From an optimization exercise on the open Yosys and OpenROAD flow, aimed at small area and a short achievable clock period; shortcuts taken in it are not production practice.
In this exercise RTL edits were held to simulation tests only and were not proved equivalent to the original.
Some runs may be left out. An edit can pass the tests and still lose a function that they never use.

Figure 1. Cell outlines without signal wires (run 1).
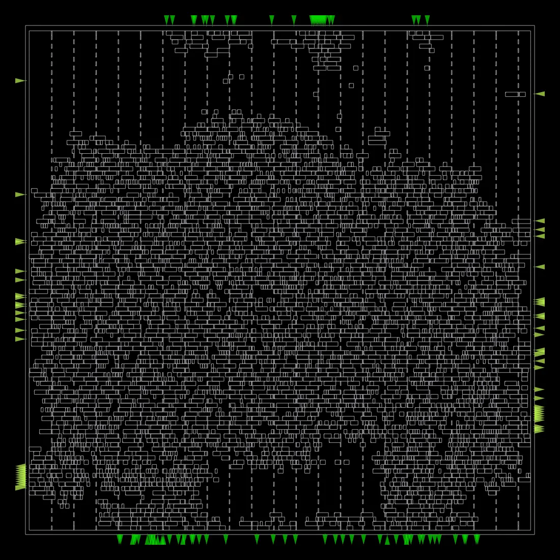
Figure 2. Met4 routing (run 1).
Bar = 100 µm. Cells faint in the background.
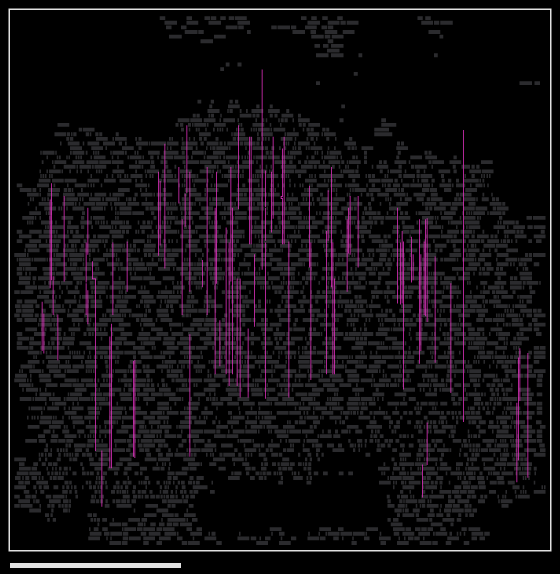
Figure 3. Placed cells, one color a class (run 1).
Bar = 100 µm. Fill, decap, tap and diode cells in gray.
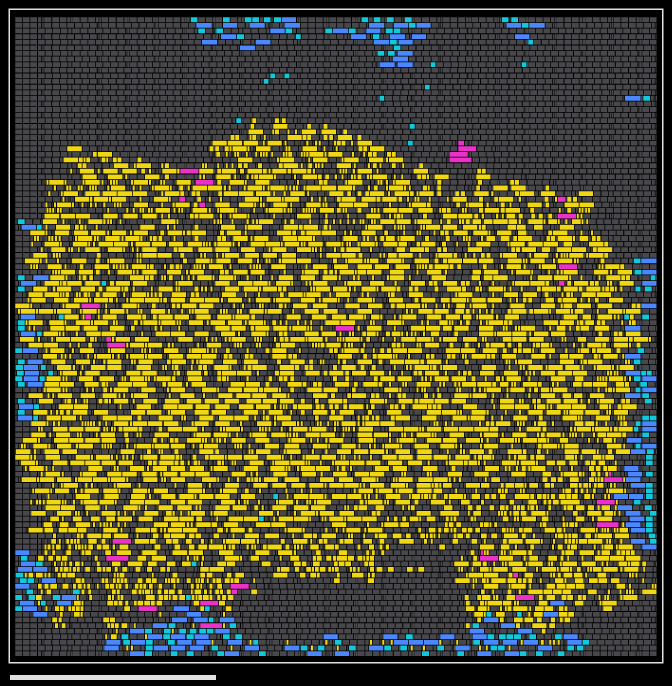
Figure 4. Zoomed window (run 1).
Bar = 20 µm. Window x 54 to 104, y 54 to 104 µm. Cells in gray, sequential cells in the stronger gray; small squares are vias.
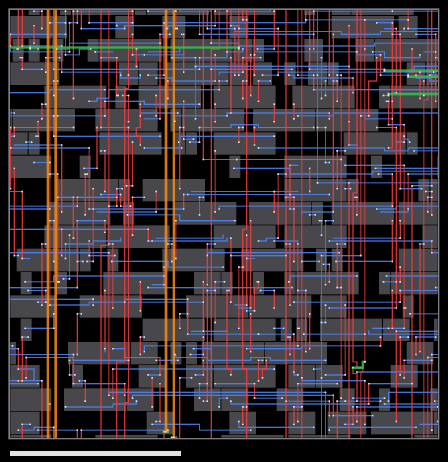
==> design.v <==
module BoothSeq(
    A,
    B,
    clk,
    reset,
    result
);
input clk, reset;
input [31:0] A, B;
output reg [63:0] result;
reg signed [31:0] AReg, BReg;
reg               resetReg;
wire signed [63:0] product = AReg * BReg;
always @(posedge clk) begin
    AReg <= A;
    BReg <= B;
    resetReg <= reset;
    if (reset | resetReg) result <= 64'd0;
    else result <= product;
end
endmodule
==> run.sh <==
#!/bin/bash
# synth_recipe.tcl (not shown) runs the flow's synth.tcl, then flattens the netlist and writes it again
# the make line also repeats each setting of config.mk as NAME=value (left out here)
make -C /OpenROAD-flow-scripts/flow DESIGN_CONFIG=/design/flow/config.mk WORK_HOME=/design/flow/orfs CLKGATE_MAP_FILE= SYNTH_SCRIPT=/design/flow/synth_recipe.tcl finish
==> config.mk <==
export PLATFORM = sky130hd
export DESIGN_NAME = BoothSeq
export DESIGN_NICKNAME = BoothSeq
export VERILOG_FILES = /design/flow/design.v
export SDC_FILE = /design/flow/constraint.sdc
export NUM_CORES = 4
export LEC_CHECK = 0
export CAP_MARGIN = 20
export CORE_MARGIN = 2
export CORE_UTILIZATION = 40
export SLEW_MARGIN = 20
==> constraint.sdc <==
create_clock -name core_clock -period 70.0 [get_ports {clk}]
set_input_delay 14.0000 -clock core_clock [delete_from_list [all_inputs] [get_ports {clk}]]
set_output_delay 14.0000 -clock core_clock [all_outputs]
set_load 0.01 [all_outputs]
==> notes.md, run 1 <==
| Metric | Reported | Unit |
| --- | --- | --- |
| Most common cell after layout, fill and taps aside | fa_1 | - |
| Via count of the first global-routing pass | 29600 | - |
| Number of levels the H-tree was split into | 4 | - |
| Share of async-settable or async-resettable flops after synthesis | 0 | % |
| Portion of the clock cycle consumed by the worst path in the final layout | 21.99 | % |
| Cell type with the largest total area after synthesis | fa_1 | - |
| Routed wire length | 103900 | µm |
| All-Layer GR Usage | 22.06 | % |
| Worst-case reg-to-reg path depth | 25 | - |
| Area delta synth->final | 7.913 | % |
| Global-route wire length before repair | 166200 | µm |
| Portion of the post-synthesis area used by sequential elements | 6.626 | % |
| Setup_tns | 0 | ns |
| Commonest cells after routing, fill and taps aside | fa_1 (1082), inv_1 (956), and2_1 (521) | - |
| Post-synth EDFFs | 0 | - |
| Unrepaired setup endpoints after global routing | false | - |
| HPWL after detailed placement | 81880 | µm |
| Die footprint | 0.09996 | mm² |
| Initial cell density of the core | 40.36 | % |
| Port Buf Inserts | 129 | - |
| DR DRC count | 0 | - |
| Shortest period the worst path allows | 15.39 | ns |
| Highest routed layer | met4 | - |
| Cells along the critical path | clkdlybuf4s50_1 | - |
| Worst Hold Class | reg -> reg | - |
| Number of buffers inserted to repair setup after CTS | 0 | - |
| Worst-path fanout max | 1 | - |
| Number of I/O pins | 130 | - |
| Cell depth of the worst setup path | 1 | - |
| Violation count after the first detailed-route iteration | 1144 | - |
| Die X | 316.2 | µm |
| Hold-fix buffer count after cts | 0 | - |
| Crit end category | output port | - |
| Unique cell type count in the Yosys netlist | 62 | - |
| R2r startpoint | BReg[5] | - |
| Antenna violations before repair | 0 | - |
| Met3 WL | 3044 | µm |
| End of the critical path | result[57] | - |
| Total via count after detailed routing | 26520 | - |
| TritonCTS clock tree | done | - |
| Clock-pin transition on the worst setup and hold timing paths | 0.07 | ns |
| Clock network latency to the later pin of the worst-skew pair | 0.53 | ns |
| R2R Path End | result[62] | - |
| Setup slack of the worst register-to-register path | 61.23 | ns |
| Family with the most delay on the worst path | buffers and inverters | - |
| Wire length the detailed router placed on met1 | 39000 | µm |
| Required @ worst endpoint | 56.00 | ns |
| Remaining antenna violation count after routing | 0 | - |
| WP buf/inv | 1 | - |
| Synthesized netlist cell count | 4048 | - |
| Worst setup path category | reg -> out | - |
| Arrival time at the worst endpoint | 1.39 | ns |
| YS warnings | 1 | - |
| Total count of max-transition violations in the final report | 0 | - |
| Number of detailed-route iterations in the first pass | 5 | - |
| Detailed-route wire length per cell | 19.52 | µm |
| Final net count | 5358 | - |
| Routed wl met2 | 57280 | µm |
| Netlist area before placement | 0.03898 | mm² |
| Critical Path Source | result[57] | - |
| CTS max path bufs | 2 | - |
| Synth Flop Type | dfxtp_1 | - |
| Die Height | 316.2 | µm |
| Total grt overflow | 0 | - |
| Clk root buf | clkbuf_16 | - |
| Count of max-cap constraint violations | 0 | - |
| Synthesis-stage register bit count | 129 | - |
| Final Hold Fails | 0 | - |
| Number of sinks handled by clock tree synthesis | 129 | - |
| Synthesized area divided by synthesized cell count | 9.629 | µm² |
| GPL Wtd Cong | 0.8402 | - |
| Portion of synthesized cell area occupied by the leading cell type | 55.57 | % |
| Maximum cell stage delay along the critical path | 0.55 | ns |
| Number of clock buffers inserted by TritonCTS | 17 | - |
| Setup crit start kind | flip-flop | - |
| Layout cell share with drive strength beyond 1 | 2.996 | % |
| Total setup violations reported at the end of the flow | 0 | - |
| Relative slew margins | 28.46 | % |
| Slew @ Worst Pin | 1.073 | ns |
| Critical-path top delay cell | clkdlybuf4s50_1 | - |
| Result of the run | no timing/DRC/antenna violations | - |
| Maximum clock skew at final layout | 0.01957 | ns |
| Worst Hold Margin | 0.5853 | ns |
| Drt via density | 4.983 | - |
| Max frequency | 64.98 | MHz |
| Pin count of the biggest net entering global routing | 57 | - |
| Resized Gates After CTS | 0 | - |
| Top cells by area in the synthesized netlist | fa_1 (56%), inv_1 (9.2%), and2_1 (8.4%) | - |
Notes on Figure 1 above:
Std-Cell Core Area: 0.09657 mm²
Row Count: 114

Notes on Figure 2 above:
main direction: vertical
share of all routed wire: 4.4%
longest straight run: 171 µm

Notes on Figure 3 above:
legend:
  blue:
    class: sequential cells
    cells: 129
    share_of_their_area: 6.5%
  magenta:
    class: clock drivers and dummy loads
    cells: 32
    share_of_their_area: 1.6%
  yellow:
    class: remaining logic cells
    cells: 3709
    share_of_their_area: 88%
  cyan:
    class: remaining buffers and delay cells
    cells: 169
    share_of_their_area: 3.9%
core utilization of the finished layout: 43.56%
area of all placed cells without fillers: 0.04206 mm²
register share of the cell area: 6.226%

Notes on Figure 4 above:
legend:
  red:
    layer: M2
  green:
    layer: M3
  blue:
    layer: M1
  orange:
    layer: M4
most frequent: fa_1 (54), inv_1 (42), xnor2_1 (15)
sequential cells in the window: 0
cells with their middle in the window: 132

## run 1: cells in the mapped netlist, drive strengths merged, types with 9 or more instances
cell    instances
fa           1082
ha            184
a21o           40
xor2           23
nor2           95
and3           10
xnor2          40
nand2         516
nand3          27
and2          521
o21bai          9
inv           956
o21ai          32
a21oi          59
dfxtp         129
clkbuf        207
nor3           16
## run 1: routing by layer
layer | global-route usage, % | up-vias
li1 | - | 11530
met1 | 25.54 | 14230
met2 | 41.27 | 581
met3 | 2.139 | 176
met4 | 9.629 | 0
met5 | 0 | -
## run 1: worst min-delay path by stage
| stage | from | slack (ns) | cells past startpoint | to |
|---|---|---|---|---|
| 2_1_floorplan | AReg[0] | 0.49 | 1 | result[0] |
| 3_3_place_gp | resetReg | 0.56 | 2 | result[62] |
| 3_5_place_dp | resetReg | 0.56 | 2 | result[62] |
| 4_1_cts | resetReg | 0.58 | 2 | result[62] |
| 5_1_grt | resetReg | 0.64 | 2 | result[62] |
| 6_report | resetReg | 0.59 | 2 | result[62] |
## run 1: cell type report
class | instances | area [µm²]
Inverter | 956 | 3588
Antenna cell | 6 | 15.01
Tap cell | 1276 | 1597
Multi-Input combinational cell | 2753 | 32020
Sequential cell | 129 | 2619
Clock inverter | 13 | 198.9
Fill cell | 9354 | 54500
Timing Repair Buffer | 169 | 1592
Clock buffer | 19 | 432.9
## run 1: metrics by stage
| step | worst slack [ns] | cell area [µm²] | cells |
|---|---|---|---|
| 2_1_floorplan | 55.06 | 38980 | 4048 |
| 5_1_grt | 54.56 | 42050 | 5315 |
| 6_report | 54.61 | 42060 | 5321 |
| 4_1_cts | 54.37 | 42040 | 5315 |
| 3_5_place_dp | 53.80 | 41410 | 5283 |
| 3_3_place_gp | 53.81 | 41410 | 5283 |
## run 1: logic make-up after synthesis
logic type,count (synthesis),share of synthesized area [%]
AO/OA/AOI/OAI,201,3.602
adder cells (fa/ha/maj),1266,61.48
flip-flops,129,6.626
buffers and inverters,1166,11.23
XOR/XNOR,63,1.416
AND/OR/NAND/NOR,1220,15.57
multiplexers,3,0.07704
## run 1: flip-flops by register name (all words and copies together) (netlist names)
| signal | flops |
|---|---|
| result | 64 |
| AReg | 32 |
| BReg | 32 |
| resetReg | 1 |
Figure 5. I/O nets highlighted (run 1).
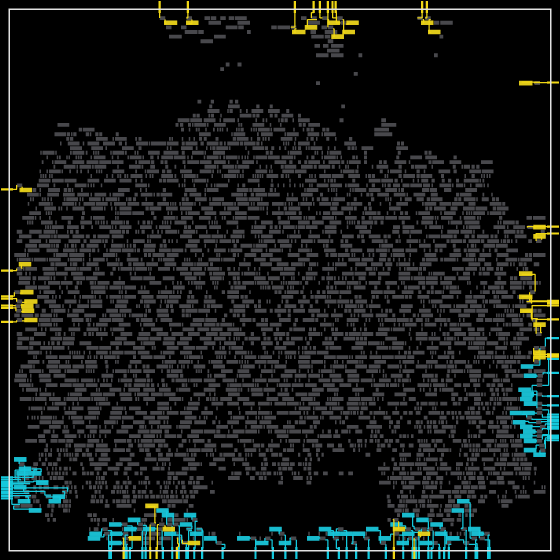

## Run 2: large edit since run 1, in outline
design.v: 21 -> 3563 lines; modules unchanged: 0
  FullAdder: new, 10 lines
  HalfAdder: new, 9 lines
  BoothEnc: new, 12 lines
  BoothEnc0: new, 7 lines
  XorCell: new, 7 lines
  BoothSel: new, 9 lines
  BoothSignN: new, 8 lines
  Booth: new, 3479 lines
  BoothSeq: edited, 21 -> 22 lines
==> module BoothEnc as of run 2 <==
module BoothEnc (
    input b2,
    input b1,
    input b0,
    output one,
    output two,
    output neg
);
    assign one = b1 ^ b0;
    assign two = (b2 & ~b1 & ~b0) | (~b2 & b1 & b0);
    assign neg = b2 & ~(b1 & b0);
endmodule
==> module BoothSeq as of run 2 <==
module BoothSeq(
    A,
    B,
    clk,
    reset,
    result
);
input clk, reset;
input [31:0] A, B;
output reg [63:0] result;
reg [31:0] AReg, BReg;
reg        resetReg;
wire [63:0] product;
Booth multiplier(AReg, BReg, product);
always @(posedge clk) begin
    AReg <= A;
    BReg <= B;
    resetReg <= reset;
    if (reset | resetReg) result <= 64'd0;
    else result <= product;
end
endmodule
==> module BoothSel as of run 2 <==
module BoothSel (
    input one,
    input two,
    input x,
    input y,
    output pp
);
    assign pp = (one & x) | (two & y);
endmodule
==> module BoothSignN as of run 2 <==
module BoothSignN (
    input one,
    input two,
    input x,
    output ppn
);
    assign ppn = ~((one | two) & x);
endmodule
==> module BoothEnc0 as of run 2 <==
module BoothEnc0 (
    input b2,
    input b1,
    output two
);
    assign two = b2 & ~b1;
endmodule
==> module HalfAdder as of run 2 <==
module HalfAdder (
    input a,
    input b,
    output sum,
    output cout
);
    assign sum = a ^ b;
    assign cout = a & b;
endmodule
==> module FullAdder as of run 2 <==
module FullAdder (
    input a,
    input b,
    input cin,
    output sum,
    output cout
);
    assign sum = a ^ b ^ cin;
    assign cout = (a & b) | (cin & ( a ^ b ));
endmodule
==> module XorCell as of run 2 <==
module XorCell (
    input a,
    input b,
    output y
);
    assign y = a ^ b;
endmodule
--- a/config.mk
+++ b/config.mk
@@ -10,2 +10,3 @@
 export CORE_UTILIZATION = 40
 export SLEW_MARGIN = 20
+export SYNTH_HIERARCHICAL = 1
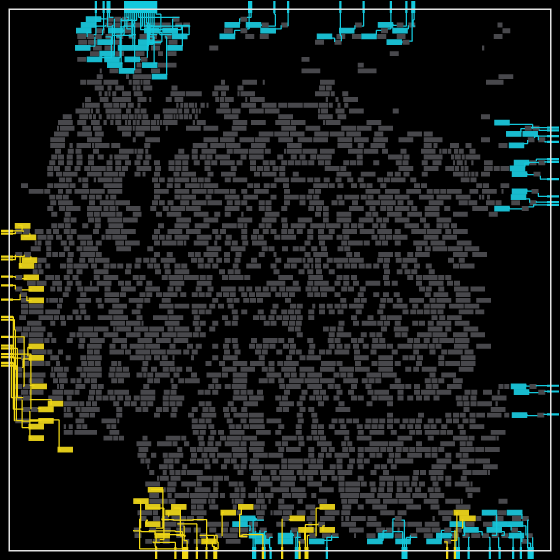
Figure 6: run 2, I/O nets highlighted.
legend:
  yellow:
    port: B
    bits: 32
    direction: input
    end_cells: 32
    buffers: 32
    wire: 881 µm
  cyan:
    port: result
    bits: 64
    direction: output
    end_cells: 64
    buffers: 64
    wire: 1070 µm
Port Buf Inserts: 129
number of I/O pins: 130

==> run 2 against run 1 <==
Compared with the run above: global-route usage rose by 3.3 points; first-iteration DRC count grew 50%; clock skew shrank 0.0089 ns; still clean; via count down 28%; sequential share of layout area increased by 2.9 points; wire length decreased by 21%; fmax is 0.31% higher; worst setup slack better by 0.048 ns; critical endpoint is now result[56]; area after synthesis shrank 35%; critical path depth did not move.
==> notes.md, run 2 <==
| Metric | Reported | Unit |
| --- | --- | --- |
| Result of the run | no timing/DRC/antenna violations | - |
| Netlist area before placement | 0.02540 | mm² |
| Synth Flop Type | dfxtp_1 | - |
| Hold-fix buffer count after cts | 0 | - |
| Pin count of the biggest net entering global routing | 65 | - |
| Worst setup path category | reg -> out | - |
| Via count of the first global-routing pass | 20630 | - |
| Synthesized netlist cell count | 2102 | - |
| Worst-case setup margin in the final layout | 54.66 | ns |
| WP buf/inv | 1 | - |
| Largest registers | result (64), AReg (32), BReg (32) | - |
| HPWL after detailed placement | 58840 | µm |
| Share of async-settable or async-resettable flops after synthesis | 0 | % |
| Shortest period the worst path allows | 15.34 | ns |
| Worst Hold Class | reg -> reg | - |
| Top cells by area in the synthesized netlist | fa_1 (39%), xor2_1 (18%), a22o_1 (18%) | - |
| Cells along the critical path | clkdlybuf4s50_1 | - |
| YS warnings | 7 | - |
| Family with the most delay on the worst path | buffers and inverters | - |
| Slew @ Worst Pin | 0.9450 | ns |
| Synthesis-stage register bit count | 129 | - |
| Die footprint | 0.06552 | mm² |
| Maximum cell stage delay along the critical path | 0.55 | ns |
| Area delta synth->final | 11.99 | % |
| Relative slew margins | 36.88 | % |
| Total setup violations reported at the end of the flow | 0 | - |
| Antenna violations before repair | 1 | - |
| Number of detailed-route iterations in the first pass | 5 | - |
| GPL Wtd Cong | 0.9572 | - |
| Antenna diode count | 0 | - |
| Final Hold Fails | 0 | - |
| Area of all placed cells without fillers | 0.02844 | mm² |
| Layout cell share with drive strength beyond 1 | 9.652 | % |
| Detailed-route wire length per cell | 26.28 | µm |
| Post-synth EDFFs | 0 | - |
| CTS max path bufs | 2 | - |
| Crit end category | output port | - |
| Clk root buf | clkbuf_16 | - |
| Number of buffers inserted to repair setup after CTS | 0 | - |
| Clock-pin transition on the worst setup and hold timing paths | 0.06 | ns |
| Number of clock buffers inserted by TritonCTS | 17 | - |
| TritonCTS clock tree | done | - |
| Pre-CTS setup slack | 54.73 | ns |
| Violation count after the first detailed-route iteration | 1714 | - |
| Number of sinks handled by clock tree synthesis | 129 | - |
| Total grt overflow | 0 | - |
| Drt via density | 6.088 | - |
| Resized Gates After CTS | 0 | - |
| Unrepaired setup endpoints after global routing | false | - |
| Unique cell type count in the Yosys netlist | 49 | - |
| Portion of the post-synthesis area used by sequential elements | 10.17 | % |
| Most used standard cells in the synthesized netlist | xor2_1 (530), a22o_1 (512), fa_1 (495) | - |
| Commonest cells after routing, fill and taps aside | xor2_1 (530), a22o_1 (512), fa_1 (495) | - |
| Maximum clock skew at final layout | 0.01063 | ns |
| Register name with the most flops | result | - |
| Core utilization of the finished layout | 45.17 | % |
| Die Height | 256.0 | µm |
| Synthesized area divided by synthesized cell count | 12.08 | µm² |
| Count of max-cap constraint violations | 0 | - |
| Portion of synthesized cell area occupied by the leading cell type | 39.02 | % |
| Worst-path fanout max | 1 | - |
| All-Layer GR Usage | 25.32 | % |
| Global-route wire length before repair | 125700 | µm |
| Post-placement cell area | 0.02785 | mm² |
| Critical-path top delay cell | clkdlybuf4s50_1 | - |
| Cell type with the largest total area after synthesis | fa_1 | - |
| Number of levels the H-tree was split into | 4 | - |
| Clock network latency to the later pin of the worst-skew pair | 0.48 | ns |
| Routed wire length | 81860 | µm |
| Die X | 256.0 | µm |
| Portion of the clock cycle consumed by the worst path in the final layout | 21.92 | % |
| Max FFs per register | 64 | - |
| Most common cell after layout, fill and taps aside | xor2_1 | - |
| Initial cell density of the core | 40.33 | % |
| Setup_tns | 0 | ns |
| Setup crit start kind | flip-flop | - |
| Required @ worst endpoint | 56.00 | ns |
| Arrival time at the worst endpoint | 1.34 | ns |
| Final net count | 2897 | - |
| Max frequency | 65.18 | MHz |
| Remaining antenna violation count after routing | 0 | - |
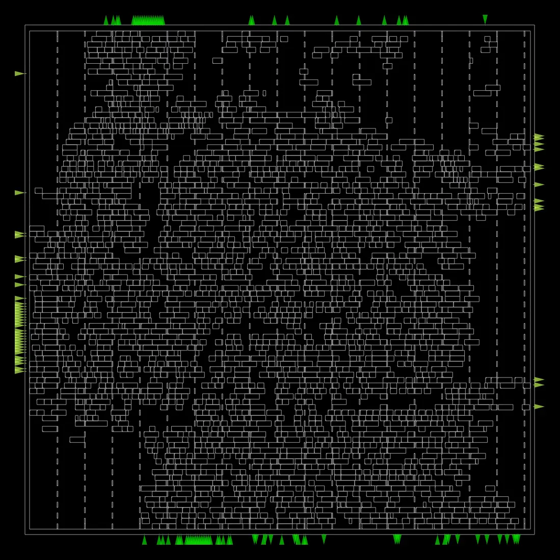
Figure 7: run 2, cell outlines without signal wires.
Row Count: 92
tapcell count: 846
number of fill cells: 5784
Seq cells: 129
Std-Cell Core Area: 0.06297 mm²

## run 2: cell types whose count changed in the layout (fill, tap and decap cells not counted), moves of 38 or more
| cell | delta |
|---|---|
| a21oi_1 | -47 |
| nand2_1 | -492 |
| a22o_1 | +512 |
| nor2_1 | -90 |
| xor2_1 | +507 |
| inv_1 | -918 |
| and2_1 | -521 |
| nor3b_2 | +60 |
| ha_1 | -105 |
| fa_1 | -587 |
| a21o_1 | -38 |
## run 2: per-layer routing
| metal | vias up | share of wire, % | track usage (%) |
|---|---|---|---|
| met3 | 236 | 9.0 | 5.892 |
| met5 | - | 0.068 | 0.6579 |
| met2 | 1087 | 47 | 41.71 |
| met1 | 9770 | 38 | 31.09 |
| li1 | 7870 | - | - |
| met4 | 2 | 5.1 | 12.65 |
## run 2: final timing paths
path,from,to,slack [ns],cells after the start
min reg2reg,resetReg,result[34],0.79,1
max reg2reg,BReg[1],result[54],58.96,32
max,result[56],result[56],54.66,1
min,resetReg,result[34],0.79,1
## run 2: per-module statistics from Yosys (local to each module, per instance), a selection
module | flops+latches | copies in the design
BoothEnc | 0 | 15
BoothEnc0 | 0 | 1
Booth | 0 | 1
FullAdder | 0 | 478
BoothSeq | 129 | 1
BoothSel | 0 | 512
XorCell | 0 | 512
BoothSignN | 0 | 16
## run 2: metrics by stage
step / cells
after floorplan: 2110
after global placement: 3082
after detailed placement: 3082
after CTS: 3114
after global routing: 3115
final: 3115
## run 2: final cells by class
class                           instances  area, µm²  share of cell area [%]
Clock inverter                         12      123.9                  0.4355
Inverter                               38      142.6                  0.5015
Timing Repair Buffer                  205       1876                   6.595
Clock buffer                           20      446.7                   1.571
Sequential cell                       129       2594                   9.120
Multi-Input combinational cell       1865      22200                   78.06
Tap cell                              846       1059                   3.722
## run 2: kinds of logic after synthesis
kind of cell	count (synthesis)	share of synthesized area (%)
fa+ha+maj	575	42.96
mux	1	0.03942
simple gates	159	5.218
buf+inv	116	3.074
xor+xnor	535	18.45
other cells	1	0.01477
compound gates	586	20.07
flops	129	10.17

-- re-timing with driven ports --
In the flow no input, the clock included, has a driving cell. The finished layouts below were timed again as built, in two steps.
Step 1, drivers: a clkbuf_16 drives clk and a buf_2 each remaining input, both assumed.
Step 2 also shifts input and output timing later by t, the mid clock arrival at the registers, as if the neighbouring blocks saw the same clock.
Slacks: no drivers / after step 1 / after step 2; pairs: no drivers / after step 1.
run	t (ns)	setup WS [ns]	worst hold slack (ns)	worst setup path after step 2	latest minus earliest clock arrival (ns)
run 1	0.583	54.610 / 54.546 / 54.151	0.585 / 0.585 / 0.585	input to register	0.019 / 0.019
run 2	0.538	54.658 / 54.597 / 54.981	0.793 / 0.793 / 0.793	input to register	0.015 / 0.015
After both steps setup and hold are still met in every run listed. The setup slack of run 1, which loses most, moves by -0.064 ns with the drivers and by -0.459 ns with both steps.
